Context: an optimization exercise on an open-source flow, tuned for a short achievable clock period and few clock cycles. The choices shown serve that exercise and are no tape-out recipe.
Function was checked by simulation only, so behaviour that the tests miss may differ from the original.
The series may have gaps, and a smaller design here may also do less where the tests do not look.
No activity file was given, so power comes from the tool's default toggle rates.

run_1/registers.png
Other sequential cells in the stronger grey, the rest of the logic in the fainter grey.
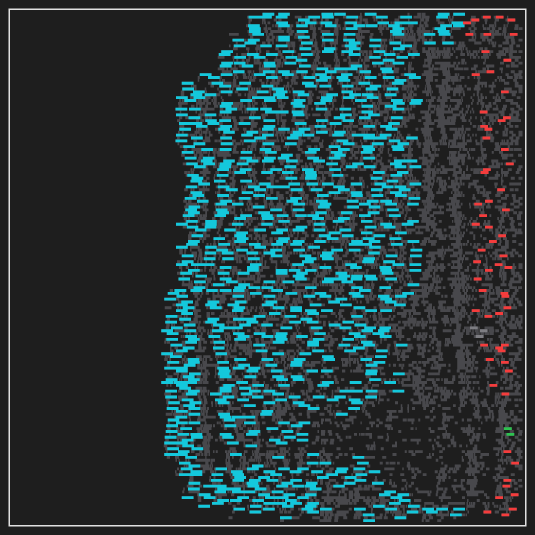
run_1/zoom.png
The bar under the picture is 5 microns long. Window x 355 to 375, y 355 to 375 microns. Cells in grey, sequential cells in the stronger grey; small squares are vias.
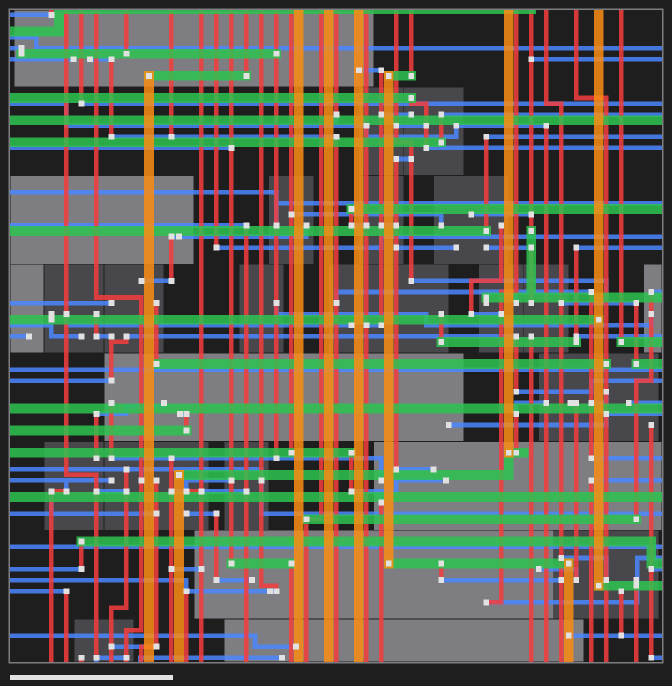
run_1/density.png
The bar under the picture is 100 microns long. 24 x 24 tiles, from black (low) to pale yellow (high), 0 to 100% covered.
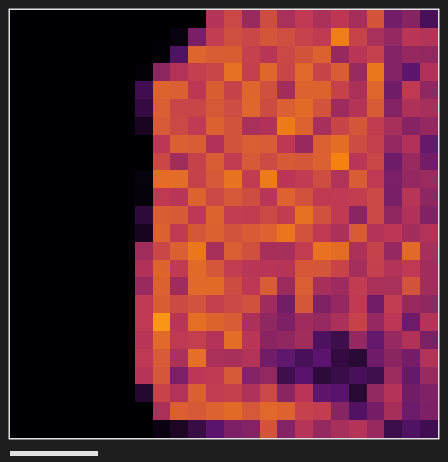
===== design.v =====
`timescale 1ns/1ps
module ADD_1(sum, carry, a,b, cin);
    input signed a,b, cin;
    output signed sum;
    output carry;
    wire p1, p2, p3, p4, p5;
    xor xg1(sum, a, b, cin);
    and ag1(p2, a, b);
    and ag2(p3, b, cin);
    and ag3(p4, a, cin);
    or og1(carry, p2, p3, p4);
endmodule
`timescale 1ns/1ps
module ADD_64(sum, carry, a,b);
    parameter n = 64;
    input signed [n-1:0] a,b;
    output signed [n-1:0] sum, carry;
    genvar i;
    generate  
        for(i = 0; i<n; i = i+1)
        begin
            if(i == 0)
                begin
                    ADD_1 f(sum[0], carry[0], a[0], b[0], 1'b0);
                end
            else
                begin
                    ADD_1 f(sum[i], carry[i], a[i], b[i], carry[i-1]);
                end
        end    
    endgenerate
endmodule
`timescale 1ns/1ps
module NOT_64(out, a);
    parameter n = 64;
    input signed[n-1:0] a;
    output signed[n-1:0] out;
    genvar i ;
    generate  
        for(i = 0; i<n; i =  i + 1)
        begin
            not n1(out[i], a[i]);
        end    
    endgenerate
endmodule
`timescale 1ns/1ps
module SUB_64(diff, a,b);
    parameter n = 64;
    input signed[n-1:0] a,b;
    output signed[n-1:0] diff;
    wire signed[n-1: 0] b1;  
    wire signed[n-1: 0] b2;  
    wire signed[n-1: 0] dummy;  
    wire signed[n-1: 0] dummy2;
    NOT_64 g1(b1, b);  
    ADD_64 g2(b2, dummy, b1, 64'b1);  
    ADD_64 g3(diff , dummy2, a, b2);  
endmodule
`timescale 1ns/1ps
module AND_64(out, a, b);
    parameter n = 64;
    input signed [n-1:0] a,b;
    output signed [n-1:0] out;
    genvar i;
    generate  
        for(i = 0; i<n; i = i+1)
        begin
                    and f(out[i], a[i], b[i]);
        end    
    endgenerate
endmodule
`timescale 1ns/1ps
module XOR_64(out, a,b);
    parameter n = 64;
    input signed[n-1:0] a,b;
    output signed[n-1:0] out;
    genvar i;
    generate  
        for(i = 0; i<n; i = i+1)
        begin
            xor f(out[i], a[i], b[i]);
        end    
    endgenerate
endmodule
`timescale 1ns/1ps
module wrapper(result, carry, x, y, control);
    parameter n = 64;
    input signed[n-1:0] x, y;
    input signed[2:0] control;
    output signed[n-1:0] result, carry;
    wire signed[n-1:0] result1, result2, result3, result4;
    reg signed[n-1:0] net;
    ADD_64 g1(result1, carry, x,y);   
    SUB_64 g2(result2, x,y); 
    AND_64 g3(result3, x,y);
    XOR_64 g4(result4, x,y);
    always @(*)
    begin
        case(control)  
            0: net = result1;
            1: net = result2;
            2: net = result3;
            default: net = result4;  
        endcase
    end 
    assign result = net;  
endmodule
`timescale 1ns/1ps
module fetch(PC, instr, icode, ifun, rA, rB, valC, valP, instr_valid, halt);
    parameter n = 64;
    input [n-1:0] PC;
    input [0:79] instr;  
    output reg [3:0] icode, ifun;
    output reg [3:0] rA, rB;
    output reg [n-1:0] valC;
    output reg [n-1:0] valP;
    output reg instr_valid;
    output reg halt;
    always @(*)
    begin
            instr_valid = 1;
            halt = 0;
            icode = instr[0:3];
            ifun = instr[4:7];
            rA = 4'hF;
            rB = 4'hF;
            valC = 0;
            valP = PC + 1;
            case(icode)
                0: begin  
                    halt = 1;
                    valP = PC + 1;
                end
                1: begin  
                    valP = PC + 1;
                end
                2: begin  
                    rA = instr[8:11];
                    rB = instr[12:15];
                    valP = PC + 2;
                end
                3: begin  
                    rA = instr[8:11];
                    rB = instr[12:15];
                    valC = instr[16:79];
                    valP = PC + 10;
                end
                4: begin  
                    rA = instr[8:11];
                    rB = instr[12:15];
                    valC = instr[16:79];
                    valP = PC + 10;
                end
                5: begin  
                    rA = instr[8:11];
                    rB = instr[12:15];
                    valC = instr[16:79];
                    valP = PC + 10;
                end
                6: begin  
                    rA = instr[8:11];
                    rB = instr[12:15];
                    valP = PC + 2;
                end
                7: begin  
                    valC = instr[8:71];
                    valP = PC + 9;
                end
                8: begin  
                    valC = instr[8:71];
                    valP = PC + 9;
                end
                9: begin  
                    valP = PC + 1;
                end
                10: begin  
                    rA = instr[8:11];
                    rB = instr[12:15];
                    valP = PC + 2;
                end
                11: begin  
                    rA = instr[8:11];
                    rB = instr[12:15];
                    valP = PC + 2;
                end
                default: begin  
                    instr_valid = 0;
                end
            endcase
    end
endmodule
`timescale 1ns/1ps
module decode_writeback(clk, wen, icode, rA, rB, cnd, valE, valM, valA, valB);
    parameter n = 64;
    input clk;
    input wen;  
    input [3:0] icode;
    input [3:0] rA;
    input [3:0] rB;
    input cnd;
    input [n-1:0] valE, valM;
    output [n-1:0] valA;
    output [n-1:0] valB;
    reg [n-1:0] reg_data[0:14];  
    reg [3:0] srcA, srcB, dstE, dstM;
    always @(*)
    begin
        srcA = 4'hF;
        srcB = 4'hF;
        dstE = 4'hF;
        dstM = 4'hF;
        case (icode)
                2: begin  
                    srcA = rA;
                    if (cnd)
                        dstE = rB;
                end
                3: begin  
                    dstE = rB;
                end
                4: begin  
                    srcA = rA;
                    srcB = rB;
                end
                5: begin  
                    srcB = rB;
                    dstM = rA;
                end
                6: begin  
                    srcA = rA;
                    srcB = rB;
                    dstE = rB;
                end
                8: begin  
                    srcB = 4;  
                    dstE = 4;
                end
                9: begin  
                    srcA = 4;
                    srcB = 4;  
                    dstE = 4;
                end
                10: begin  
                    srcA = rA;
                    srcB = 4;  
                    dstE = 4;
                end
                11: begin  
                    srcA = 4;
                    srcB = 4;  
                    dstE = 4;
                    dstM = rA;
                end
                default: begin
                end
            endcase
    end
    assign valA = (srcA == 4'hF) ? {n{1'b0}} : reg_data[srcA];
    assign valB = (srcB == 4'hF) ? {n{1'b0}} : reg_data[srcB];
    always @ (posedge clk)
    begin
        if (wen)
        begin
            if (dstE != 4'hF)
                reg_data[dstE] <= valE;
            if (dstM != 4'hF)
                reg_data[dstM] <= valM;
        end
    end
endmodule
`timescale 1ns/1ps
module execute(clk, rst, wen, icode, ifun, valA, valB, valC, valE, cnd);
    input clk;
    input rst;
    input wen;  
    input [3:0] icode;
    input [3:0] ifun;
    input signed [63:0] valA;
    input signed [63:0] valB;
    input signed [63:0] valC;
    output signed [63:0] valE;
    output reg cnd;
    wire [63:0] carry;
    reg signed [63:0] aluA, aluB;
    reg [2:0] alufun;
    reg ZF, SF, OF;  
    wrapper m1(valE, carry, aluB, aluA, alufun);
    always @(*)
    begin
        aluA = 0;
        aluB = 0;
        alufun = 3'd0;
        case (icode)
            2: aluA = valA;  
            3: aluA = valC;  
            4: begin aluA = valC; aluB = valB; end  
            5: begin aluA = valC; aluB = valB; end  
            6: begin aluA = valA; aluB = valB; alufun = {1'b0, ifun[1:0]}; end  
            8: begin aluA = -64'sd8; aluB = valB; end  
            9: begin aluA = 64'sd8; aluB = valB; end  
            10: begin aluA = -64'sd8; aluB = valB; end  
            11: begin aluA = 64'sd8; aluB = valB; end  
            default: begin end
        endcase
    end
    always @(posedge clk)
    begin
        if (rst)
        begin
            ZF <= 1'b1;
            SF <= 1'b0;
            OF <= 1'b0;
        end
        else if (wen && icode == 6)
        begin
            ZF <= (valE == 0);
            SF <= valE[63];
            case (ifun[1:0])
                0: OF <= (aluA[63] == aluB[63]) && (valE[63] != aluA[63]);  
                1: OF <= (aluA[63] != aluB[63]) && (valE[63] != aluB[63]);  
                default: OF <= 1'b0;  
            endcase
        end
    end
    always @(*)
    begin
        case (ifun)
            0: cnd = 1'b1;                
            1: cnd = (SF ^ OF) | ZF;      
            2: cnd = (SF ^ OF);           
            3: cnd = ZF;                  
            4: cnd = ~ZF;                 
            5: cnd = ~(SF ^ OF);          
            6: cnd = ~(SF ^ OF) & ~ZF;    
            default: cnd = 1'b0;
        endcase
    end
endmodule
`timescale 1ps/1ps
module memory(icode, valA, valE, valP, mem_addr, mem_data, mem_write);
    parameter n = 64;
    input [3:0] icode;
    input [n-1:0] valA, valE, valP;
    output reg [n-1:0] mem_addr;
    output reg [n-1:0] mem_data;
    output reg mem_write;
    always @(*)
    begin
        mem_addr = valE;
        mem_data = valA;
        mem_write = 0;
        case(icode)
            4: begin  
                mem_write = 1;
            end
            8: begin  
                mem_data = valP;
                mem_write = 1;
            end
            9: begin  
                mem_addr = valA;
            end
            10: begin  
                mem_write = 1;
            end
            11: begin  
                mem_addr = valA;
            end
            default: begin
            end
        endcase
    end
endmodule
`timescale 1ps/1ps
module PCupdate(icode, valP, valC, valM, cnd, PC_new);
    parameter n = 64;
    input cnd;
    input [3:0] icode;
    input [n-1:0] valP, valC, valM;
    output reg [n-1:0] PC_new;
    always @(*)
    begin
        case(icode)
            7: begin  
                if (cnd == 1)
                begin
                    PC_new = valC;
                end
                else
                begin
                    PC_new = valP;
                end
            end
            8: begin  
                PC_new = valC;
            end
            9: begin  
                PC_new = valM;
            end
            default: begin  
                PC_new = valP;
            end
        endcase
    end
endmodule
`timescale 1ps/1ps
module y86_seq(clk, rst, imem_addr, imem_data, dmem_addr, dmem_wdata, dmem_we, dmem_rdata, stat);
    parameter n = 64;
    input clk;
    input rst;                    
    output [n-1:0] imem_addr;
    input [79:0] imem_data;       
    output [n-1:0] dmem_addr;
    output [n-1:0] dmem_wdata;
    output dmem_we;
    input [n-1:0] dmem_rdata;
    output [1:0] stat;            
    reg [n-1:0] PC;
    reg [1:0] stat_r;
    wire [3:0] icode, ifun, rA, rB;
    wire [n-1:0] valC, valP, valA, valB, valE, valM, PC_new;
    wire instr_valid, halt, cnd;
    wire mem_write;
    wire wen = (stat_r == 2'd0) && instr_valid && !halt && !rst;
    fetch m1(
        .PC(PC),
        .instr(imem_data),
        .icode(icode),
        .ifun(ifun),
        .rA(rA),
        .rB(rB),
        .valC(valC),
        .valP(valP),
        .instr_valid(instr_valid),
        .halt(halt));
    decode_writeback m2(
        .clk(clk),
        .wen(wen),
        .icode(icode),
        .rA(rA),
        .rB(rB),
        .cnd(cnd),
        .valE(valE),
        .valM(valM),
        .valA(valA),
        .valB(valB));
    execute m3(
        .clk(clk),
        .rst(rst),
        .wen(wen),
        .icode(icode),
        .ifun(ifun),
        .valA(valA),
        .valB(valB),
        .valC(valC),
        .valE(valE),
        .cnd(cnd));
    memory m4(
        .icode(icode),
        .valA(valA),
        .valE(valE),
        .valP(valP),
        .mem_addr(dmem_addr),
        .mem_data(dmem_wdata),
        .mem_write(mem_write));
    assign valM = dmem_rdata;
    PCupdate m5(
        .icode(icode),
        .valP(valP),
        .valC(valC),
        .valM(valM),
        .cnd(cnd),
        .PC_new(PC_new));
    always @(posedge clk)
    begin
        if (rst)
        begin
            PC <= 0;
            stat_r <= 2'd0;
        end
        else if (stat_r == 2'd0)
        begin
            if (!instr_valid)
                stat_r <= 2'd2;
            else if (halt)
                stat_r <= 2'd1;
            else
                PC <= PC_new;
        end
    end
    assign imem_addr = PC;
    assign dmem_we = wen && mem_write;
    assign stat = stat_r;
endmodule

===== constraint.sdc =====
create_clock -name core_clock -period 47.0 [get_ports {clk}]
set_input_delay 9.4000 -clock core_clock [delete_from_list [all_inputs] [get_ports {clk}]]
set_output_delay 9.4000 -clock core_clock [all_outputs]
set_load 0.01 [all_outputs]

===== config.mk =====
export PLATFORM = sky130hd
export DESIGN_NAME = y86_seq
export DESIGN_NICKNAME = y86_seq
export VERILOG_FILES = /design/flow/design.v
export SDC_FILE = /design/flow/constraint.sdc
export NUM_CORES = 4
export LEC_CHECK = 0
export CAP_MARGIN = 20
export CORE_MARGIN = 2
export CORE_UTILIZATION = 30
export SLEW_MARGIN = 20

===== run.sh =====
#!/bin/bash
# synth_recipe.tcl (not shown) runs the flow's synth.tcl, then flattens the netlist and writes it again
# the make line also repeats each setting of config.mk as NAME=value (left out here)
make -C /OpenROAD-flow-scripts/flow DESIGN_CONFIG=/design/flow/config.mk WORK_HOME=/design/flow/orfs CLKGATE_MAP_FILE= SYNTH_SCRIPT=/design/flow/synth_recipe.tcl finish

==> impl_metrics.py, run 1 <==
metrics = {
    "logic_synthesis": {
        "synth.top_cell.area_share_pct": 41.23,
        "synth.distinct_cells": 86,
        "netlist_top_cells_area": "edfxtp_1 (41%), a21oi_1 (7.2%), nand2_1 (6.8%)",
        "synth.mux.area_fraction_pct": 4.590,
        "syn_nets": 8484,
        "synth_cells": 8086,
        "synth-simple-area-share_pct": 14.19,
        "synthTopCellsByCount": "nand2_1 (1271), a21oi_1 (1006), edfxtp_1 (960)",
        "synth_top_area_cell": "edfxtp_1",
        "synth_edf_count": 960,
        "yosysMostFrequentCell": "nand2_1",
        "synth-main-ff-cell": "edfxtp_1",
        "async_reset_ff_share_pct": 0,
        "synth-compound-area-share_pct": 25.83,
        "yosysSeqAreaShare_pct": 43.21,
        "ys_ff_latch": 1029,
        "ys_warn_count": 7,
        "syn_area_sq_mm": 0.06992,
        "yosys.area_share.xor_xnor_pct": 0.9019,
        "syn_avg_cell_area_sq_um": 8.647,
        "synth_top_family_by_area": "compound AO/OA/AOI/OAI gates",
        "synthAdderAreaFrac_pct": 5.834,
    },
    "global_route": {
        "grt_max_degree": 122,
        "grtUsageTotal_pct": 29.10,
        "grt-ovfl-total": 0,
        "antenna_found_initial": 26,
        "grt_pass1_vias": 65350,
        "grt_pass1_wl_microns": 497500,
    },
    "floorplanning": {
        "core_sq_mm": 0.2321,
        "io_pins": 341,
        "rows": 177,
        "initial_core_util_pct": 30.13,
        "die_w_microns": 486.8,
        "die-area_sq_mm": 0.2369,
        "die_h_microns": 486.8,
    },
    "setup_path": {
        "cp.required_ps": 37600,
        "max_stage_delay_ps": 520,
        "cp.arrival_ps": 36930,
        "cp-startpoint": "imem_data[79]",
        "slowest_stage": "clkdlybuf4s50_1",
        "cpMostUsedCell": "fa_1",
        "worstPathMaxFanout": 12,
        "r2r-start": "m2.reg_data[14][1]$_DFFE_PP_",
        "cp-start-kind": "input port",
        "crit_type": "input port to primary output",
        "end_kind": "primary output",
    },
    "layout": {
        "drive_gt1_share_pct": 9.977,
        "fin_nets": 8451,
        "post-route-util_pct": 34.98,
        "area_growth_pct": 16.11,
    },
    "clocking": {
        "clk_pin_slew_ps": 60,
        "cts_tree": "built",
        "cts.sinks": 1029,
        "clk_latency_ps": 800,
        "cts_buffer_depth": 3,
        "cts-htree-levels": 3,
        "cts-root-buf": "clkbuf_16",
        "numCtsBuffers": 108,
        "cts_hold_buf": 0,
    },
    "sta": {
        "slew_headroom_pct": 11.95,
        "drv_slew": 0,
        "final_hold_viol_count": 0,
        "max_freq_ghz": 0.02159,
        "fin_ws_ps": 672.4,
        "rsz0062_at_grt": "false",
        "fin_skew_ps": 51.77,
        "min_period_over_period_pct": 98.57,
        "finalSetupViolations": 0,
        "worstMarginPinSlew_ps": 1319,
        "min_period_ps": 46330,
    },
    "route": {
        "wirelength_microns": 359700,
        "ant_nets": 0,
        "num_vias": 69704,
        "vias_per_cell": 6.229,
        "drt-pass1-iter-count": 9,
        "drt_iter0_markers": 10812,
        "drcViolationCount": 0,
        "wire_per_inst_microns": 32.14,
    },
    "power_and_ir_drop": {
        "p_int_w": 0.001917,
        "leakagePower_nw": 29.04,
        "p_switching_w": 0.001052,
        "p_clk_share_pct": 30.0,
        "max-vdd-ir-drop_v": 0.00003124,
        "powerDensity_mw_per_mm2": 36.58,
        "seqPwrFrac_pct": 37.6,
        "switching_share_pct": 35.43,
        "combPwrFrac_pct": 32.4,
    },
    "run": {
        "maxCapViolations": 0,
    },
    "place": {
        "gp_congestion": 1.013,
        "hpwl_microns": 241000,
        "dp_slack_ps": -1757,
        "io_buffers": 340,
    },
    "status": {
        "outcome": "complete, no violations",
    },
    "min_path": {
        "min_path_type": "register to register",
        "hold_start": "m3.SF$_SDFFE_PP0P_",
    },
}
Testbench counts for the RTL of run 1, summed over its fixed seeds: cycles 25,738.
Notes on registers.png above:
colour	name in the netlist	sequential cells
red	PC	64
cyan	m2.reg_data	960
green	stat_r	2

Notes on zoom.png above:
colour	layer
orange	met4
blue	met1
green	met3
red	met2
cells with their middle in the window	22
netlist names of flops here include	m2.reg_data (5)
most frequent	edfxtp_1 (5), nand2_1 (4)
sequential cells in the window	5

Notes on density.png above:
nearly empty tiles	32%
emptiest ninth of the die	upper left
fullest tile	77%
tiles over 75% full	0.20%

==> run 1: flip-flops by register name, indices dropped and copies added (netlist names) <==
signal / cells
m3.OF: 1
m2.reg_data: 960
m3.ZF: 1
stat_r: 2
PC: 64
m3.SF: 1
==> run 1: cell type report <==
cell class | instances | area, sq um
fillers | 23392 | 150900
multi-input cells | 6077 | 36770
flip-flops and latches | 1029 | 30210
repair buffers | 742 | 6555
well taps | 3043 | 3807
clock buffers | 128 | 2778
clock inverters | 68 | 683.2
inverters | 95 | 359.1
diodes | 9 | 22.52
==> run 1: kinds of logic after synthesis <==
family                     Yosys count
AOI/OAI and AO/OA                 2967
xor gates and xnor gates            72
adders and majority gates          253
buffers and inverters              980
DFF                               1029
muxes                              319
and+or+nand+nor                   2466
==> run 1: power groups by stage <==
stage | logic (W) | clock network [W] | registers (W)
3_5_place_dp | 0.000915 | 0 | 0.00113
2_1_floorplan | 0.000510 | 0 | 0.00113
5_1_grt | 0.00102 | 0.000922 | 0.00112
6_report | 0.000962 | 0.000892 | 0.00112
4_1_cts | 0.000922 | 0.000891 | 0.00111
3_3_place_gp | 0.000895 | 0 | 0.00113
==> run 1: routing by layer <==
metal  up-vias  part of all wire (%)  track usage (%)
li1      29426                     -                -
met2      5679                    43            44.10
met5         -                 0.020                0
met4        12                   6.6            16.62
met3      1132                    14            9.179
met1     33455                    36            36.45
==> run 1: worst paths after layout <==
kind                              to  slack, ps  cells after the start
setup / recovery       dmem_addr[63]        670                     87
hold / removal    m3.SF$_SDFFE_PP0P_        480                      2
setup reg to reg  m3.ZF$_SDFFE_PP1P_      18920                     78
hold reg to reg   m3.SF$_SDFFE_PP0P_        480                      2
==> run 1: critical path, delay by kind of cell <==
kind | cells | cell delay (ps)
AND/OR/NAND/NOR | 5 | 400
AO/OA/AOI/OAI | 7 | 1280
adder cells (fa/ha/maj) | 62 | 23450
XOR/XNOR | 1 | 140
buffers and inverters | 12 | 2240
==> run 1: cell usage in the layout (no fill, tap or decap), drive strengths merged, types with 13 or more instances in the layout <==
| master | instances |
|---|---|
| a221o | 147 |
| nor3 | 85 |
| dfxtp | 69 |
| nand4 | 28 |
| buf | 413 |
| o2111ai | 52 |
| nand2b | 13 |
| a31oi | 132 |
| o211ai | 57 |
| edfxtp | 960 |
| a21o | 121 |
| clkbuf | 128 |
| nor2 | 911 |
| fa | 122 |
| nor4 | 19 |
| o22ai | 57 |
| a221oi | 170 |
| inv | 99 |
| a22oi | 116 |
| xnor2 | 46 |
| mux2i | 306 |
| a211oi | 22 |
| a21oi | 1017 |
| nand3 | 50 |
| xor2 | 26 |
| clkdlybuf4s50 | 325 |
| o21ai | 966 |
| clkinv | 47 |
| nor2b | 13 |
| mux2 | 13 |
| nand2 | 1272 |
| ha | 130 |
| and3 | 30 |
| o221ai | 15 |
| o221a | 18 |
==> run 1: stage by stage <==
stage          TNS, ps  total power (W)  area [sq um]  std cells  hold WS, ps
3_5_place_dp     -5418         0.002049         77380      10977        467.7
2_1_floorplan        0         0.001641         69920       8086        452.3
6_report             0         0.002969         81180      11191        478.3
4_1_cts              0         0.002928         80980      11175        475.8
3_3_place_gp     -4788         0.002029         77370      10977        462.9
5_1_grt              0         0.003054         81170      11188        530.0
==> run 1: what timing repair did <==
action,4_1_cts,5_1_grt
pin swaps,7,9
gates resized for setup,49,37
setup endpoints to repair,5,4
buffers inserted,2,3
run_1/pdn.png
Pins as bars on the die edge.
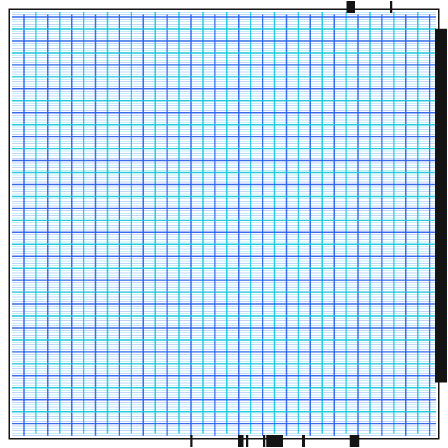

--- run 2 (changed files replaced; the others as in run 1) ---
removed: run.sh
==> design.v <==
`timescale 1ns/1ps
module ADD_64(sum, cout, c63, a, b, cin);
    input [63:0] a, b;
    input cin;
    output [63:0] sum;
    output cout, c63;
    wire [63:0] p = a ^ b;
    wire [63:0] g0 = a & b;
    wire [63:0] gl [0:6];
    wire [63:0] pl [0:6];
    assign gl[0] = {g0[63:1], g0[0] | (p[0] & cin)};
    assign pl[0] = p;
    genvar k, i;
    generate
        for (k = 0; k < 6; k = k + 1) begin : lvl
            for (i = 0; i < 64; i = i + 1) begin : bitk
                if (i >= (1 << k)) begin : comb
                    assign gl[k+1][i] = gl[k][i] | (pl[k][i] & gl[k][i - (1 << k)]);
                    assign pl[k+1][i] = pl[k][i] & pl[k][i - (1 << k)];
                end else begin : pass
                    assign gl[k+1][i] = gl[k][i];
                    assign pl[k+1][i] = pl[k][i];
                end
            end
        end
    endgenerate
    wire [64:0] c = {gl[6], cin};
    assign sum = p ^ c[63:0];
    assign cout = c[64];
    assign c63 = c[63];
endmodule
`timescale 1ns/1ps
module fnext(icode, ifun, dest, ZF, LT, ras_top, pc_hi, pc_hi1, lo1, lo2, lo9, lo10, c1, c2, c9, c10,
             en_pc, other_pc, en_ia, other_ia, d_pc, d_ia);
    input [3:0] icode, ifun;
    input [63:0] dest;
    input ZF, LT;                 
    input [63:0] ras_top;
    input [59:0] pc_hi, pc_hi1;
    input [3:0] lo1, lo2, lo9, lo10;
    input c1, c2, c9, c10;
    input en_pc, en_ia;
    input [63:0] other_pc, other_ia;
    output [63:0] d_pc, d_ia;
    reg cond;
    always @(*)
    begin
        case (ifun)
            4'd0: cond = 1'b1;
            4'd1: cond = LT | ZF;
            4'd2: cond = LT;
            4'd3: cond = ZF;
            4'd4: cond = ~ZF;
            4'd5: cond = ~LT;
            4'd6: cond = ~LT & ~ZF;
            default: cond = 1'b0;
        endcase
    end
    wire s_dest = (icode == 4'd8) | ((icode == 4'd7) & cond);
    wire s_ras = (icode == 4'd9);
    wire s_seq = !s_dest && !s_ras;
    reg [3:0] seq_lo;
    reg seq_c;
    always @(*)
    begin
        case (icode)
            4'd2, 4'd6, 4'd10, 4'd11: begin seq_lo = lo2; seq_c = c2; end
            4'd3, 4'd4, 4'd5: begin seq_lo = lo10; seq_c = c10; end
            4'd7: begin seq_lo = lo9; seq_c = c9; end
            default: begin seq_lo = lo1; seq_c = c1; end
        endcase
    end
    wire s_inc = s_seq & seq_c;
    wire s_same = s_seq & !seq_c;
    wire [63:0] next;
    assign next[63:4] = ({60{s_dest}} & dest[63:4]) | ({60{s_ras}} & ras_top[63:4])
                      | ({60{s_inc}} & pc_hi1) | ({60{s_same}} & pc_hi);
    assign next[3:0] = ({4{s_dest}} & dest[3:0]) | ({4{s_ras}} & ras_top[3:0]) | ({4{s_seq}} & seq_lo);
    assign d_pc = ({64{en_pc}} & next) | other_pc;
    assign d_ia = ({64{en_ia}} & next) | other_ia;
endmodule
module fdec(icode, ifun, rA, rB, rr, irm, rm, mr, op, call, ret, push, pop, halt, inv,
            sub, andq, xorq, rsp, selA, selB, dstM, fend, go, rst, ptr, ptr_d, stop, stop_clr, stop_d);
    input [3:0] icode, ifun, rA, rB;
    output rr, irm, rm, mr, op, call, ret, push, pop, halt, inv;
    output sub, andq, xorq, rsp;
    output reg [14:0] selA, selB;     
    output [3:0] dstM;
    output fend;
    input go, rst;
    input [1:0] ptr;
    output [1:0] ptr_d;
    input stop, stop_clr;
    output stop_d;
    assign rr   = icode == 4'd2;
    assign irm  = icode == 4'd3;
    assign rm   = icode == 4'd4;
    assign mr   = icode == 4'd5;
    assign op   = icode == 4'd6;
    assign call = icode == 4'd8;
    assign ret  = icode == 4'd9;
    assign push = icode == 4'd10;
    assign pop  = icode == 4'd11;
    assign halt = icode == 4'd0;
    assign inv  = icode[3] & icode[2];
    assign sub  = op && ifun[1:0] == 2'd1;
    assign andq = op && ifun[1:0] == 2'd2;
    assign xorq = op && ifun[1:0] == 2'd3;
    assign rsp  = call | ret | push | pop;
    assign fend = halt | inv;
    wire [3:0] srcA = (rr | rm | op | push) ? rA : (ret | pop) ? 4'd4 : 4'hF;
    wire [3:0] srcB = (rm | mr | op) ? rB : (call | ret | push | pop) ? 4'd4 : 4'hF;
    integer i;
    always @(*)
        for (i = 0; i < 15; i = i + 1)
        begin
            selA[i] = (srcA == i);
            selB[i] = (srcB == i);
        end
    assign dstM = (mr | pop) ? rA : 4'hF;
    assign ptr_d = rst ? 2'd0 : (go & call) ? ptr + 2'd1 : (go & ret) ? ptr - 2'd1 : ptr;
    assign stop_d = !stop_clr && (stop || (go && fend));
endmodule
`timescale 1ns/1ps
module execute(rf_flat, selA, selB, fwdA, fwdB, m_valE, valC, valP, ifun, rB, ZF, LT,
               rr, irm, rm, mr, op, call, ret, push, pop, sub, andq, xorq, rsp,
               valE, nZF, nLT, weE, addr, wdata);
    input [959:0] rf_flat;        
    input [14:0] selA, selB;
    input fwdA, fwdB;
    input [63:0] m_valE;
    input [63:0] valC, valP;
    input [3:0] ifun, rB;
    input ZF, LT;
    input rr, irm, rm, mr, op, call, ret, push, pop, sub, andq, xorq, rsp;
    output reg [63:0] valE;
    output nZF, nLT;
    output reg [14:0] weE;
    output [63:0] addr, wdata;
    reg [63:0] rfA, rfB;
    integer i;
    always @(*)
    begin
        rfA = 64'd0;
        rfB = 64'd0;
        for (i = 0; i < 15; i = i + 1)
        begin
            rfA = rfA | (rf_flat[64*i +: 64] & {64{selA[i]}});
            rfB = rfB | (rf_flat[64*i +: 64] & {64{selB[i]}});
        end
    end
    wire [63:0] valA = fwdA ? m_valE : rfA;
    wire [63:0] valB = fwdB ? m_valE : rfB;
    reg cnd;
    always @(*)
    begin
        case (ifun)
            4'd0: cnd = 1'b1;
            4'd1: cnd = LT | ZF;
            4'd2: cnd = LT;
            4'd3: cnd = ZF;
            4'd4: cnd = ~ZF;
            4'd5: cnd = ~LT;
            4'd6: cnd = ~LT & ~ZF;
            default: cnd = 1'b0;
        endcase
    end
    wire [63:0] aluA = (rm | mr) ? valC : (call | push) ? 64'hFFFF_FFFF_FFFF_FFF8 : op ? valA : 64'd8;
    wire [63:0] sum;
    wire cout_u, c63_u;
    ADD_64 adder(.sum(sum), .cout(cout_u), .c63(c63_u), .a(valB), .b(aluA ^ {64{sub}}), .cin(sub));
    always @(*)
    begin
        if (rr)
            valE = valA;
        else if (irm)
            valE = valC;
        else if (andq)
            valE = valA & valB;
        else if (xorq)
            valE = valA ^ valB;
        else
            valE = sum;
    end
    wire [63:0] fy = valA ^ {64{sub}};
    wire [63:0] fp = valB ^ fy;
    wire [63:0] fo = valB | fy;
    wire zf_as = (fp[0] == sub) && (fp[63:1] == fo[62:0]);
    wire [63:0] fsum_unused;
    wire fcout, fc63_unused;
    ADD_64 ccadd(.sum(fsum_unused), .cout(fcout), .c63(fc63_unused), .a(valB), .b(fy), .cin(sub));
    wire lt_as = valB[63] ^ fy[63] ^ fcout;
    wire zf_and = ~|(valA & valB);
    wire zf_xor = (valA == valB);
    assign nZF = andq ? zf_and : xorq ? zf_xor : zf_as;
    assign nLT = andq ? (valA[63] & valB[63]) : xorq ? (valA[63] ^ valB[63]) : lt_as;
    wire [3:0] dstE = rsp ? 4'd4 : ((rr & cnd) | irm | op) ? rB : 4'hF;
    always @(*)
        for (i = 0; i < 15; i = i + 1)
            weE[i] = (dstE == i);
    assign addr = (ret | pop) ? valA : valE;
    assign wdata = call ? valP : valA;
endmodule
`timescale 1ps/1ps
module memory(rdata, pred, check, we_pre, redir_d, we_d);
    input [63:0] rdata, pred;
    input check;                  
    input we_pre;                 
    output redir_d, we_d;
    wire kill = check && (rdata != pred);
    assign redir_d = kill;
    assign we_d = we_pre && !kill;
endmodule
`timescale 1ps/1ps
module y86_seq(clk, rst, imem_addr, imem_data, dmem_addr, dmem_wdata, dmem_we, dmem_rdata, stat);
    parameter n = 64;
    input clk;
    input rst;                    
    output [n-1:0] imem_addr;
    input [79:0] imem_data;       
    output [n-1:0] dmem_addr;
    output [n-1:0] dmem_wdata;
    output dmem_we;
    input [n-1:0] dmem_rdata;
    output [1:0] stat;            
    reg [63:0] PC;
    reg [63:0] ia_r;              
    reg fstop;                    
    reg redir;                    
    reg [63:0] rtgt;              
    reg x_valid;
    reg [3:0] x_ifun, x_rB;
    reg x_rr, x_irm, x_rm, x_mr, x_op, x_call, x_ret, x_push, x_pop, x_halt, x_inv;
    reg x_sub, x_and, x_xor;      
    reg x_adata;                  
    reg x_rsp;                    
    reg [14:0] x_selA, x_selB;    
    reg [3:0] x_dstM;             
    reg [63:0] x_valC;            
    reg [63:0] x_valP;            
    reg [63:0] x_pred;            
    reg m_valid;
    reg m_ret, m_halt, m_inv;
    reg [14:0] m_weE, m_weM;      
    reg [63:0] m_valE;
    reg [63:0] m_pred;
    reg [63:0] dm_addr, dm_wdata;
    reg dm_we;
    reg ZF, LT;                   
    reg ZF_o, LT_o;               
    reg [1:0] stat_r;
    reg [63:0] rf [0:14];         
    reg [63:0] ras [0:3];         
    reg [1:0] ras_ptr;            
    wire m_ok = m_valid && !redir;
    wire redir_d, dm_we_d;
    wire dm_we_pre;
    memory chk(.rdata(dmem_rdata), .pred(m_pred), .check(m_ok && m_ret), .we_pre(dm_we_pre),
        .redir_d(redir_d), .we_d(dm_we_d));
    wire hitA = x_valid && m_valid && !redir && (|(m_weM & x_selA));
    wire hitB = x_valid && m_valid && !redir && (|(m_weM & x_selB));
    wire ldA = hitA && x_adata;
    wire stall = hitB || (hitA && !x_adata);
    wire fwdA = m_valid && |(m_weE & x_selA);
    wire fwdB = m_valid && |(m_weE & x_selB);
    wire [959:0] rf_flat;
    genvar gi;
    generate
        for (gi = 0; gi < 15; gi = gi + 1) begin : rfo
            assign rf_flat[64*gi +: 64] = rf[gi];
        end
    endgenerate
    wire [63:0] valE, dm_addr_d, dm_wdata_d;
    wire nZF, nLT;
    wire [14:0] weE;
    execute xdp(.rf_flat(rf_flat), .selA(x_selA), .selB(x_selB), .fwdA(fwdA), .fwdB(fwdB),
        .m_valE(m_valE), .valC(x_valC), .valP(x_valP), .ifun(x_ifun), .rB(x_rB), .ZF(ZF), .LT(LT),
        .rr(x_rr), .irm(x_irm), .rm(x_rm), .mr(x_mr), .op(x_op), .call(x_call), .ret(x_ret),
        .push(x_push), .pop(x_pop), .sub(x_sub), .andq(x_and), .xorq(x_xor), .rsp(x_rsp),
        .valE(valE), .nZF(nZF), .nLT(nLT), .weE(weE), .addr(dm_addr_d), .wdata(dm_wdata_d));
    reg [14:0] weM;
    integer i;
    always @(*)
        for (i = 0; i < 15; i = i + 1)
            weM[i] = (x_dstM == i);
    wire x_fire = x_valid && !stall && !redir;
    assign dm_we_pre = x_fire && (x_rm | x_call | x_push);
    wire setcc = x_valid && x_op;
    wire fZF = setcc ? nZF : ZF;
    wire fLT = setcc ? nLT : LT;
    wire [3:0] f_icode = imem_data[79:76];
    wire [3:0] f_ifun = imem_data[75:72];
    wire [3:0] f_rA = imem_data[71:68];
    wire [3:0] f_rB = imem_data[67:64];
    wire [59:0] pc_hi1 = PC[63:4] + 60'd1;
    wire [4:0] lo1 = {1'b0, PC[3:0]} + 5'd1;
    wire [4:0] lo2 = {1'b0, PC[3:0]} + 5'd2;
    wire [4:0] lo9 = {1'b0, PC[3:0]} + 5'd9;
    wire [4:0] lo10 = {1'b0, PC[3:0]} + 5'd10;
    wire [63:0] pc9 = {lo9[4] ? pc_hi1 : PC[63:4], lo9[3:0]};
    wire [1:0] ras_top_i = ras_ptr - 2'd1;
    wire [63:0] ras_top = ras[ras_top_i];
    wire en_pc = !rst && !redir && !stall && !fstop;
    wire en_ia = !rst && !redir && !stall;
    wire [63:0] other_pc = rst ? 64'd0 : redir ? rtgt : en_pc ? 64'd0 : PC;
    wire [63:0] other_ia = rst ? 64'd0 : redir ? rtgt : en_ia ? 64'd0 : ia_r;
    wire [63:0] d_pc, d_ia;
    fnext fn(.icode(f_icode), .ifun(f_ifun), .dest(imem_data[71:8]), .ZF(fZF), .LT(fLT),
        .ras_top(ras_top), .pc_hi(PC[63:4]), .pc_hi1(pc_hi1),
        .lo1(lo1[3:0]), .lo2(lo2[3:0]), .lo9(lo9[3:0]), .lo10(lo10[3:0]),
        .c1(lo1[4]), .c2(lo2[4]), .c9(lo9[4]), .c10(lo10[4]),
        .en_pc(en_pc), .other_pc(other_pc), .en_ia(en_ia), .other_ia(other_ia), .d_pc(d_pc), .d_ia(d_ia));
    wire fd_rr, fd_irm, fd_rm, fd_mr, fd_op, fd_call, fd_ret, fd_push, fd_pop, fd_halt, fd_inv;
    wire fd_sub, fd_and, fd_xor, fd_rsp, f_end;
    wire [1:0] ras_ptr_d;
    wire fstop_d;
    wire [14:0] fd_selA, fd_selB;
    wire [3:0] fd_dstM;
    fdec fdc(.icode(f_icode), .ifun(f_ifun), .rA(f_rA), .rB(f_rB),
        .rr(fd_rr), .irm(fd_irm), .rm(fd_rm), .mr(fd_mr), .op(fd_op), .call(fd_call), .ret(fd_ret),
        .push(fd_push), .pop(fd_pop), .halt(fd_halt), .inv(fd_inv),
        .sub(fd_sub), .andq(fd_and), .xorq(fd_xor), .rsp(fd_rsp),
        .selA(fd_selA), .selB(fd_selB), .dstM(fd_dstM), .fend(f_end),
        .go(f_go), .rst(rst), .ptr(ras_ptr), .ptr_d(ras_ptr_d),
        .stop(fstop), .stop_clr(rst || redir), .stop_d(fstop_d));
    wire f_go = !stall && !fstop && !redir;   
    always @(posedge clk)
    begin
        PC <= d_pc;
        ia_r <= d_ia;
        fstop <= fstop_d;
        ras_ptr <= ras_ptr_d;
    end
    always @(posedge clk)
    begin
        rtgt <= dmem_rdata;
        if (rst)
            redir <= 1'b0;
        else
            redir <= redir_d;
    end
    always @(posedge clk)
        ras[ras_ptr] <= pc9;
    always @(posedge clk)
    begin
        if (rst || redir)
            x_valid <= 1'b0;
        else if (!stall)
            x_valid <= !fstop;
    end
    always @(posedge clk)
    begin
        if (!stall)
        begin
            x_ifun <= f_ifun;
            x_rB <= f_rB;
            x_rr <= fd_rr;
            x_irm <= fd_irm;
            x_rm <= fd_rm;
            x_mr <= fd_mr;
            x_op <= fd_op;
            x_call <= fd_call;
            x_ret <= fd_ret;
            x_push <= fd_push;
            x_pop <= fd_pop;
            x_halt <= fd_halt;
            x_inv <= fd_inv;
            x_sub <= fd_sub;
            x_adata <= fd_rr | fd_rm | fd_push;
            x_and <= fd_and;
            x_xor <= fd_xor;
            x_rsp <= fd_rsp;
            x_selA <= fd_selA;
            x_selB <= fd_selB;
            x_dstM <= fd_dstM;
            x_valC <= imem_data[63:0];
            x_valP <= pc9;
            x_pred <= ras_top;
        end
    end
    always @(posedge clk)
    begin
        ZF_o <= ZF;
        LT_o <= LT;
        if (rst)
        begin
            ZF <= 1'b1;
            LT <= 1'b0;
        end
        else if (redir)
        begin
            ZF <= ZF_o;
            LT <= LT_o;
        end
        else if (x_fire && x_op)
        begin
            ZF <= nZF;
            LT <= nLT;
        end
    end
    always @(posedge clk)
    begin
        if (rst)
            stat_r <= 2'd0;
        else if (m_ok && stat_r == 2'd0 && m_halt)
            stat_r <= 2'd1;
        else if (m_ok && stat_r == 2'd0 && m_inv)
            stat_r <= 2'd2;
    end
    always @(posedge clk)
    begin
        if (rst)
            dm_we <= 1'b0;
        else
            dm_we <= dm_we_d;
        dm_addr <= dm_addr_d;
        dm_wdata <= (ldA && !x_rr) ? dmem_rdata : dm_wdata_d;
    end
    always @(posedge clk)
    begin
        if (rst)
            m_valid <= 1'b0;
        else
            m_valid <= x_fire;
        m_ret <= x_ret;
        m_halt <= x_halt;
        m_inv <= x_inv;
        m_weE <= weE;
        m_weM <= weM;
        m_valE <= (ldA && x_rr) ? dmem_rdata : valE;
        m_pred <= x_pred;
    end
    always @(posedge clk)
        for (i = 0; i < 15; i = i + 1)
            if (m_ok && m_weM[i])
                rf[i] <= dmem_rdata;
            else if (m_ok && m_weE[i])
                rf[i] <= m_valE;
    assign imem_addr = ia_r;
    assign dmem_addr = dm_addr;
    assign dmem_wdata = dm_wdata;
    assign dmem_we = dm_we;
    assign stat = stat_r;
endmodule
==> flow/run.sh <==
#!/bin/bash
export SETUP_SLACK_MARGIN=37.5
bash standard.sh MATCH_CELL_FOOTPRINT=0 finish > standard.log 2>&1
==> standard.sh <==
#!/bin/bash
# synth_recipe.tcl (not shown) runs the flow's synth.tcl, then flattens the netlist and writes it again
# the make line also repeats each setting of config.mk as NAME=value (left out here)
make -C /OpenROAD-flow-scripts/flow DESIGN_CONFIG=/design/flow/config.mk WORK_HOME=/design/flow/orfs CLKGATE_MAP_FILE= SYNTH_SCRIPT=/design/flow/synth_recipe.tcl "${@:-finish}"
==> config.mk <==
export PLATFORM = sky130hd
export DESIGN_NAME = y86_seq
export DESIGN_NICKNAME = y86_seq
export VERILOG_FILES = /design/flow/design.v
export SDC_FILE = /design/flow/constraint.sdc
export NUM_CORES = 4
export LEC_CHECK = 0
export CAP_MARGIN = 20
export CORE_MARGIN = 2
export CORE_UTILIZATION = 55
export CTS_CLUSTER_DIAMETER = 100
export CTS_CLUSTER_SIZE = 20
export SLEW_MARGIN = 20
export SYNTH_HIERARCHICAL = 1
export SYNTH_MINIMUM_KEEP_SIZE = 0
run_2/pdn.png
Pins as bars on the die edge.
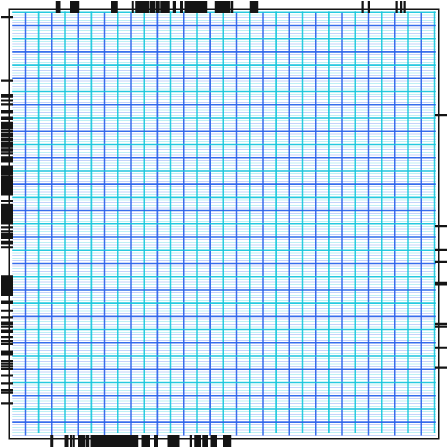
colour	net
blue	VSS
cyan	VDD
signal pins	341
met5 straps	32
met1 rails	161
rows	160
met4 straps	32

run_2/zoom.png
The bar under the picture is 5 microns long. Window x 320 to 340, y 320 to 340 microns. Cells in grey, sequential cells in the stronger grey; small squares are vias.
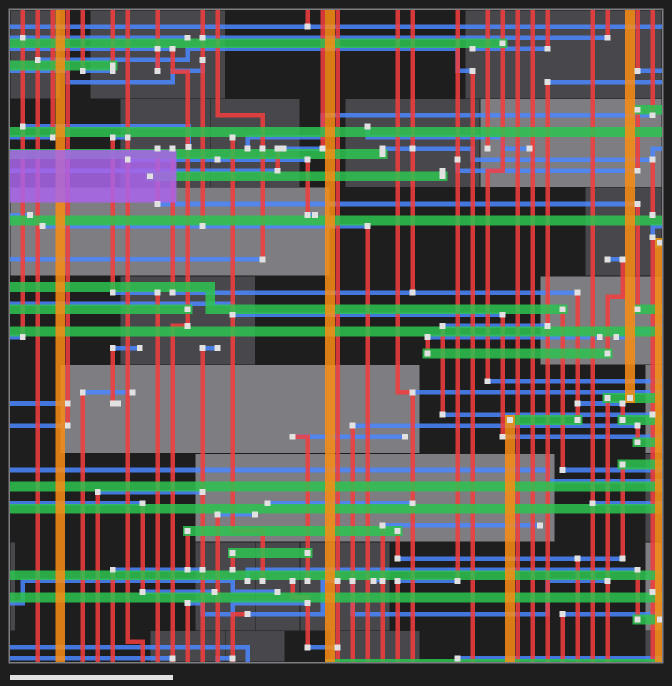

run_2/registers.png
Other sequential cells in the stronger grey, the rest of the logic in the fainter grey.
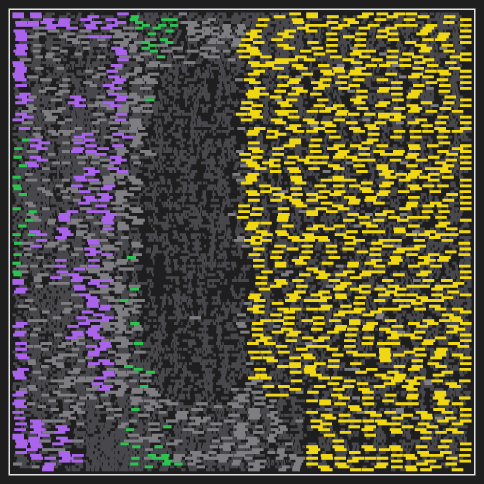
fin util: 65.61%
fraction of area in registers: 43.61%
FF+latch area: 0.05425 sq mm
seq pwr: 0.00215 W

==> impl_metrics.py, run 2 <==
metrics = {
    "power_and_ir_drop": {
        "max-vdd-ir-drop_v": 0.00003573,
        "powerDensity_mw_per_mm2": 34.83,
        "leakagePower_nw": 46.11,
    },
    "run": {
        "maxCapViolations": 0,
    },
    "clocking": {
        "clk_pin_slew_ps": 90,
        "numCtsBuffers": 113,
        "clk_latency_ps": 870,
        "cts-htree-levels": 3,
        "cts_buffer_depth": 3,
        "cts.sinks": 1960,
        "cts-root-buf": "clkbuf_16",
        "cts_hold_buf": 0,
        "cts_tree": "built",
    },
    "global_route": {
        "grt_pass1_wl_microns": 660000,
        "grtUsageTotal_pct": 48.86,
        "antenna_found_initial": 29,
        "grt_max_degree": 140,
        "grt_pass1_vias": 84074,
        "grt-ovfl-total": 0,
    },
    "layout": {
        "largestRegisters": "rf (960), ras (256)",
        "area_growth_pct": 18.86,
        "top_register": "rf",
        "final_cell_mix": "edfxtp_1 (1466), mux2_2 (1159), a22oi_1 (878)",
        "fin_nets": 9453,
        "multiInputGateArea_sq_mm": 0.05031,
        "final_common_cell": "edfxtp_1",
        "largest_register_ffs": 960,
        "stdcell_count": 11676,
        "drive_gt1_share_pct": 32.27,
        "fill_cells": 14096,
    },
    "floorplanning": {
        "rows": 160,
        "die-area_sq_mm": 0.1938,
        "die_h_microns": 440.2,
        "die_w_microns": 440.2,
        "core_sq_mm": 0.1896,
        "initial_core_util_pct": 55.20,
        "io_pins": 341,
    },
    "setup_path": {
        "slowest_stage": "dfxtp_4",
        "crit_type": "register to primary output",
        "critPathBufInv": 1,
        "cp.required_ps": 37600,
        "path_cells": "buf_6",
        "critical-path-top-delay-family": "flip-flops",
        "cp.arrival_ps": 1370,
        "max_stage_delay_ps": 400,
        "worstPathMaxFanout": 1,
        "end_kind": "primary output",
        "cp-start-kind": "register",
    },
    "sta": {
        "slew_headroom_pct": 15.75,
        "rsz0062_at_grt": "true",
        "max_freq_ghz": 0.09289,
        "min_period_over_period_pct": 22.90,
        "worstMarginPinSlew_ps": 1264,
        "setup_tns_ps": 0,
        "drv_slew": 0,
        "finalSetupViolations": 0,
        "fin_skew_ps": 64.71,
        "final_hold_viol_count": 0,
        "min_period_ps": 10770,
    },
    "logic_synthesis": {
        "syn_area_sq_mm": 0.1047,
        "synth_cells": 8809,
        "syn_nets": 9218,
        "syn_avg_cell_area_sq_um": 11.88,
        "ys_warn_count": 12,
    },
    "route": {
        "drt_iter0_markers": 17142,
        "wire_per_inst_microns": 42.52,
        "drcViolationCount": 0,
        "num_vias": 88508,
        "ant_nets": 0,
        "drt-pass1-iter-count": 9,
        "vias_per_cell": 7.580,
        "wirelength_microns": 496500,
    },
    "place": {
        "hpwl_microns": 276300,
        "dp.cells": 11122,
        "gp_congestion": 0.9806,
        "io_buffers": 340,
    },
    "status": {
        "outcome": "complete, no violations",
    },
    "min_path": {
        "min_path_type": "register to register",
    },
}
Testbench counts for the RTL of run 2, summed over its fixed seeds: cycles 26,005.
[run 2: stage by stage]
stage | hold WS, ps | cell area, sq um | power, W | setup slack (ps)
after global placement | 324.0 | 110700 | 0.003061 | 33540
after CTS | 319.5 | 121800 | 0.004232 | 36200
after floorplan | 323.3 | 105700 | 0.002703 | 36130
after detailed placement | 326.9 | 110700 | 0.003080 | 33440
after global routing | 335.5 | 124300 | 0.004423 | 36230
final | 329.8 | 124400 | 0.004332 | 36230
[run 2: cell type report]
class,instances,share of cell area (%)
flip-flops and latches,1960,43.61
multi-input cells,5819,40.44
repair buffers,904,9.877
clock buffers,192,2.537
well taps,2511,2.526
inverters,246,0.7645
clock inverters,18,0.1881
diodes,26,0.05231
[run 2: path summary, 6_finish.rpt]
kind                                            from                  to  slack (ps)  cells past startpoint
worst max-delay path             dm_addr[33]$_DFF_P_       dmem_addr[33]       36230                      1
worst min-delay path            x_pred[62]$_DFFE_PN_  m_pred[62]$_DFF_P_         330                      0
worst max register to register   x_selA[3]$_DFFE_PN_    ia_r[10]$_DFF_P_       36360                     36
worst min register to register  x_pred[62]$_DFFE_PN_  m_pred[62]$_DFF_P_         330                      0
[run 2: repair_timing]
action,in CTS,in global routing
gates cloned,64,33
pin swaps,186,126
setup buffers,178,41
endpoints found under the setup margin,1485,1299
gates resized for setup,1895,305
[run 2: routing by layer]
metal,vias up,GRT usage [%],share of wire [%],wire length [microns]
met3,2098,21.34,17,86700
met2,8270,69.54,41,202700
li1,34635,-,-,-
met5,-,0.7444,0.22,1072
met1,43481,60.99,34,167800
met4,24,29.68,7.7,38320
[run 2: report_power, final]
part / switching, W / leakage, nW / total, W / internal, W
logic: 0.000584 / 26.3 / 0.00109 / 0.000507
registers: 0.000131 / 18.2 / 0.00215 / 0.00202
clock network: 0.000622 / 1.61 / 0.00109 / 0.000471
total: 0.00134 / 46.1 / 0.00433 / 0.00299
run_2/density.png
The bar under the picture is 100 microns long. 22 x 22 tiles, from black (low) to pale yellow (high), 0 to 100% covered.
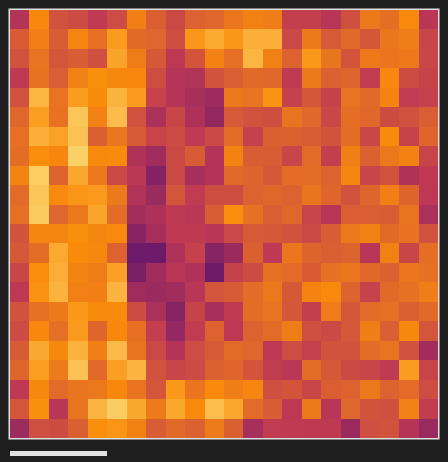

--- run 3 (diff from run 2) ---
--- a/config.mk
+++ b/config.mk
@@ -8,8 +8,6 @@
 export CAP_MARGIN = 20
 export CORE_MARGIN = 2
 export CORE_UTILIZATION = 55
-export CTS_CLUSTER_DIAMETER = 100
-export CTS_CLUSTER_SIZE = 20
 export SLEW_MARGIN = 20
 export SYNTH_HIERARCHICAL = 1
 export SYNTH_MINIMUM_KEEP_SIZE = 0
run_3/density.png
The bar under the picture is 100 microns long. 22 x 22 tiles, from black (low) to pale yellow (high), 0 to 100% covered.
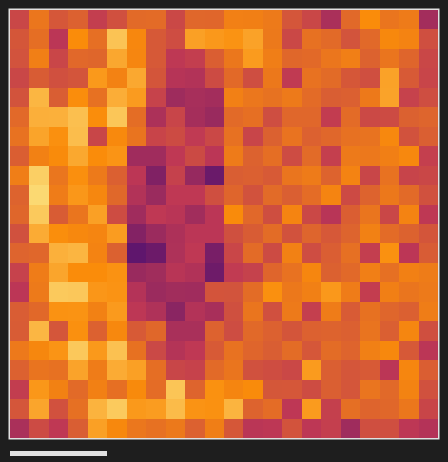
starting density of the core: 55.20%
fin util: 66.40%
total core area: 0.1896 sq mm

run_3/final_ir_drop.png
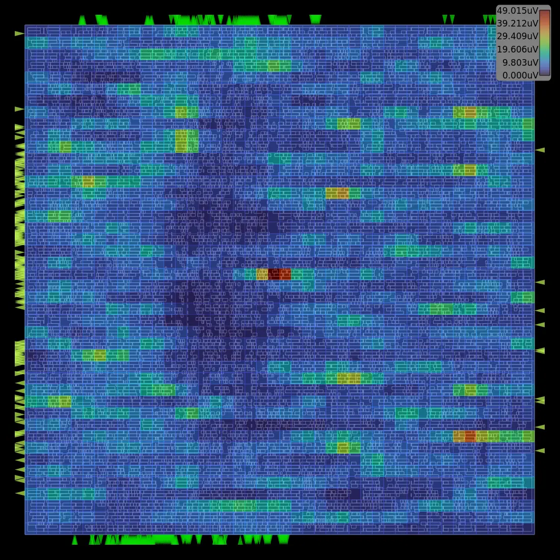
total power: 0.004963 W
NetSw: 0.001446 W
PwrDens: 39.42 mW/mm^2

==> impl_metrics.py, run 3 <==
metrics = {
    "status": {
        "outcome": "complete, no violations",
    },
    "layout": {
        "fin_nets": 9479,
        "largestRegisters": "rf (960), ras (256)",
        "top_register": "rf",
        "stdcell_area_sq_mm": 0.1259,
        "final_common_cell": "edfxtp_1",
        "largest_register_ffs": 960,
        "area_growth_pct": 20.29,
        "final_cell_mix": "edfxtp_1 (1466), mux2_2 (1179), a22oi_1 (878)",
        "fill_cells": 13914,
        "drive_gt1_share_pct": 32.71,
    },
    "place": {
        "dp_slack_ps": 33440,
        "hpwl_microns": 276300,
        "io_buffers": 340,
        "dpl-instance-area_sq_mm": 0.1107,
        "gp_congestion": 0.9806,
    },
    "global_route": {
        "grt-ovfl-total": 0,
        "grt_use_met1_pct": 60.37,
        "grt_pass1_vias": 84326,
        "antenna_found_initial": 35,
        "grt_max_degree": 140,
        "grt_util_met3_pct": 19.81,
        "grtUsageTotal_pct": 48.16,
        "grt_pass1_wl_microns": 652400,
        "globalRouteMet2Util_pct": 69.01,
        "top_usage_layer": "met2",
    },
    "sta": {
        "rsz0062_at_grt": "true",
        "drv_slew": 0,
        "max_freq_ghz": 0.09216,
        "setup_tns_ps": 0,
        "fin_skew_ps": 48.32,
        "final_hold_viol_count": 0,
        "slew_headroom_pct": 15.81,
        "finalSetupViolations": 0,
        "fin_ws_ps": 36150,
        "min_period_ps": 10850,
        "min_period_over_period_pct": 23.09,
        "worstMarginPinSlew_ps": 1263,
    },
    "route": {
        "drcViolationCount": 0,
        "drt_iter0_markers": 16316,
        "wirelength_microns": 489400,
        "num_vias": 88599,
        "drt-pass1-iter-count": 9,
        "wire_per_inst_microns": 41.46,
        "ant_nets": 0,
        "vias_per_cell": 7.506,
    },
    "setup_path": {
        "cp-start-kind": "register",
        "max_stage_delay_ps": 420,
        "critical-path-top-delay-family": "flip-flops",
        "cp.arrival_ps": 1450,
        "path_cells": "buf_6",
        "crit_type": "register to primary output",
        "critPathBufInv": 1,
        "slowest_stage": "dfxtp_4",
        "cp.required_ps": 37600,
        "worstPathMaxFanout": 1,
        "end_kind": "primary output",
    },
    "clocking": {
        "cts_buffer_depth": 3,
        "cts_hold_buf": 0,
        "numCtsBuffers": 210,
        "cts-htree-levels": 4,
        "cts_tree": "built",
        "clk_latency_ps": 910,
        "cts.sinks": 1960,
        "clk_pin_slew_ps": 70,
        "cts-root-buf": "clkbuf_16",
    },
    "power_and_ir_drop": {
        "p_int_w": 0.003517,
        "max-vdd-ir-drop_v": 0.00003477,
        "seqPwrFrac_pct": 43.3,
        "combPwrFrac_pct": 21.2,
        "leakagePower_nw": 47.06,
        "p_clk_share_pct": 35.4,
        "switching_share_pct": 29.13,
    },
    "logic_synthesis": {
        "syn_avg_cell_area_sq_um": 11.88,
        "syn_area_sq_mm": 0.1047,
        "syn_nets": 9218,
        "ys_warn_count": 12,
        "synth_cells": 8809,
    },
    "floorplanning": {
        "rows": 160,
        "die_w_microns": 440.2,
        "die_h_microns": 440.2,
        "die-area_sq_mm": 0.1938,
        "io_pins": 341,
    },
    "run": {
        "maxCapViolations": 0,
    },
    "min_path": {
        "min_path_type": "register to register",
    },
}
run_3/registers.png
Other sequential cells in the stronger grey, the rest of the logic in the fainter grey.
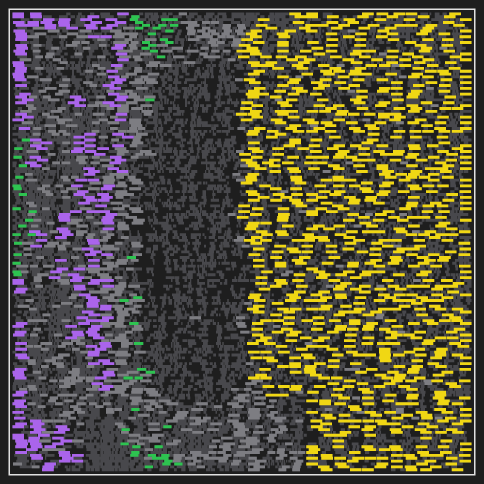
colour	name in the netlist	sequential cells
purple	ras	256
yellow	rf	960
green	dm_wdata	64
not coloured	680

## run 3: area by class of cell
type | count | area, sq um | share of cell area [%]
multi-input cells | 5820 | 49480 | 39.31
inverters | 246 | 955.9 | 0.7593
flip-flops and latches | 1960 | 54260 | 43.10
diodes | 36 | 90.09 | 0.07156
clock buffers | 289 | 6082 | 4.831
well taps | 2511 | 3142 | 2.496
clock inverters | 110 | 1185 | 0.9412
repair buffers | 832 | 10690 | 8.495
## run 3: power groups by stage
stage / logic (W) / registers (W) / clock network, W
finish: 0.00105 / 0.00215 / 0.00176
global route: 0.00109 / 0.00216 / 0.00182
CTS: 0.000980 / 0.00214 / 0.00175
detailed placement: 0.000912 / 0.00217 / 0
global placement: 0.000895 / 0.00217 / 0
floorplan: 0.000591 / 0.00211 / 0
## run 3: per-layer routing
| metal | vias to the layer above | part of all wire [%] |
|---|---|---|
| li1 | 34810 | - |
| met1 | 43524 | 34 |
| met2 | 8230 | 41 |
| met3 | 2001 | 17 |
| met4 | 34 | 7.5 |
| met5 | - | 0.11 |
## run 3: worst reg2reg max path, delay by kind of cell, from the launching register on
kind,cells,cell delay [ps]
XOR/XNOR,3,560
adder cells (fa/ha/maj),2,850
flip-flops,1,370
multiplexers,1,110
AND/OR/NAND/NOR,6,1400
AO/OA/AOI/OAI,17,4480
buffers and inverters,7,2400
## run 3: through the flow
step                      hold WS (ps)  cells
final                            320.3  11804
after CTS                        315.7  11689
after global placement           324.0  11122
after global routing             322.6  11783
after detailed placement         326.9  11122
after floorplan                  323.3   8809
## run 3: path summary, 6_finish.rpt
path | startpoint | slack (ps) | cells past startpoint | to
hold / removal | x_pred[38]$_DFFE_PN_ | 320 | 0 | m_pred[38]$_DFF_P_
setup / recovery | dm_addr[30]$_DFF_P_ | 36150 | 1 | dmem_addr[30]
setup reg to reg | x_selA[2]$_DFFE_PN_ | 36670 | 36 | PC[27]$_DFF_P_
hold reg to reg | x_pred[38]$_DFFE_PN_ | 320 | 0 | m_pred[38]$_DFF_P_
## run 3: timing repair
action / in CTS / in global routing
hold endpoints to repair: 0 / 0
setup endpoints to repair: 1465 / 1124
gates cloned: 37 / 21
pin swaps: 184 / 65
buffers inserted: 131 / 57
gates resized for setup: 1690 / 276

## re-timing with driven ports
The flow's constraints put no driver on any port. The routed layouts listed below were extracted and timed again, unchanged, in two steps.
Step 1, drivers: a clkbuf_16 drives clk and a buf_2 each remaining input, both assumed.
Step 2 times the ports against the registers' clock, not the clock port: input delays grow and output delays shrink by t, the midpoint of the rising clock arrivals with the driver on.
a / b / c = no drivers / after step 1 / after step 2; a / b = the first two.
| run | t, ns | setup WS [ns] | worst slew at a driven data input, ns | cell pins on the clock port's net |
|---|---|---|---|---|
| run 1 | 0.867 | 0.672 / 0.623 / 0.623 | 0.18 | 1 |
| run 2 | 0.943 | 36.235 / 36.133 / 35.607 | 0.21 | 1 |
| run 3 | 0.974 | 36.149 / 36.057 / 35.636 | 0.22 | 1 |
After both steps every run listed still meets setup and hold. For run 2, which loses most, drivers alone change the setup slack by -0.102 ns; drivers and shift together by -0.628 ns.
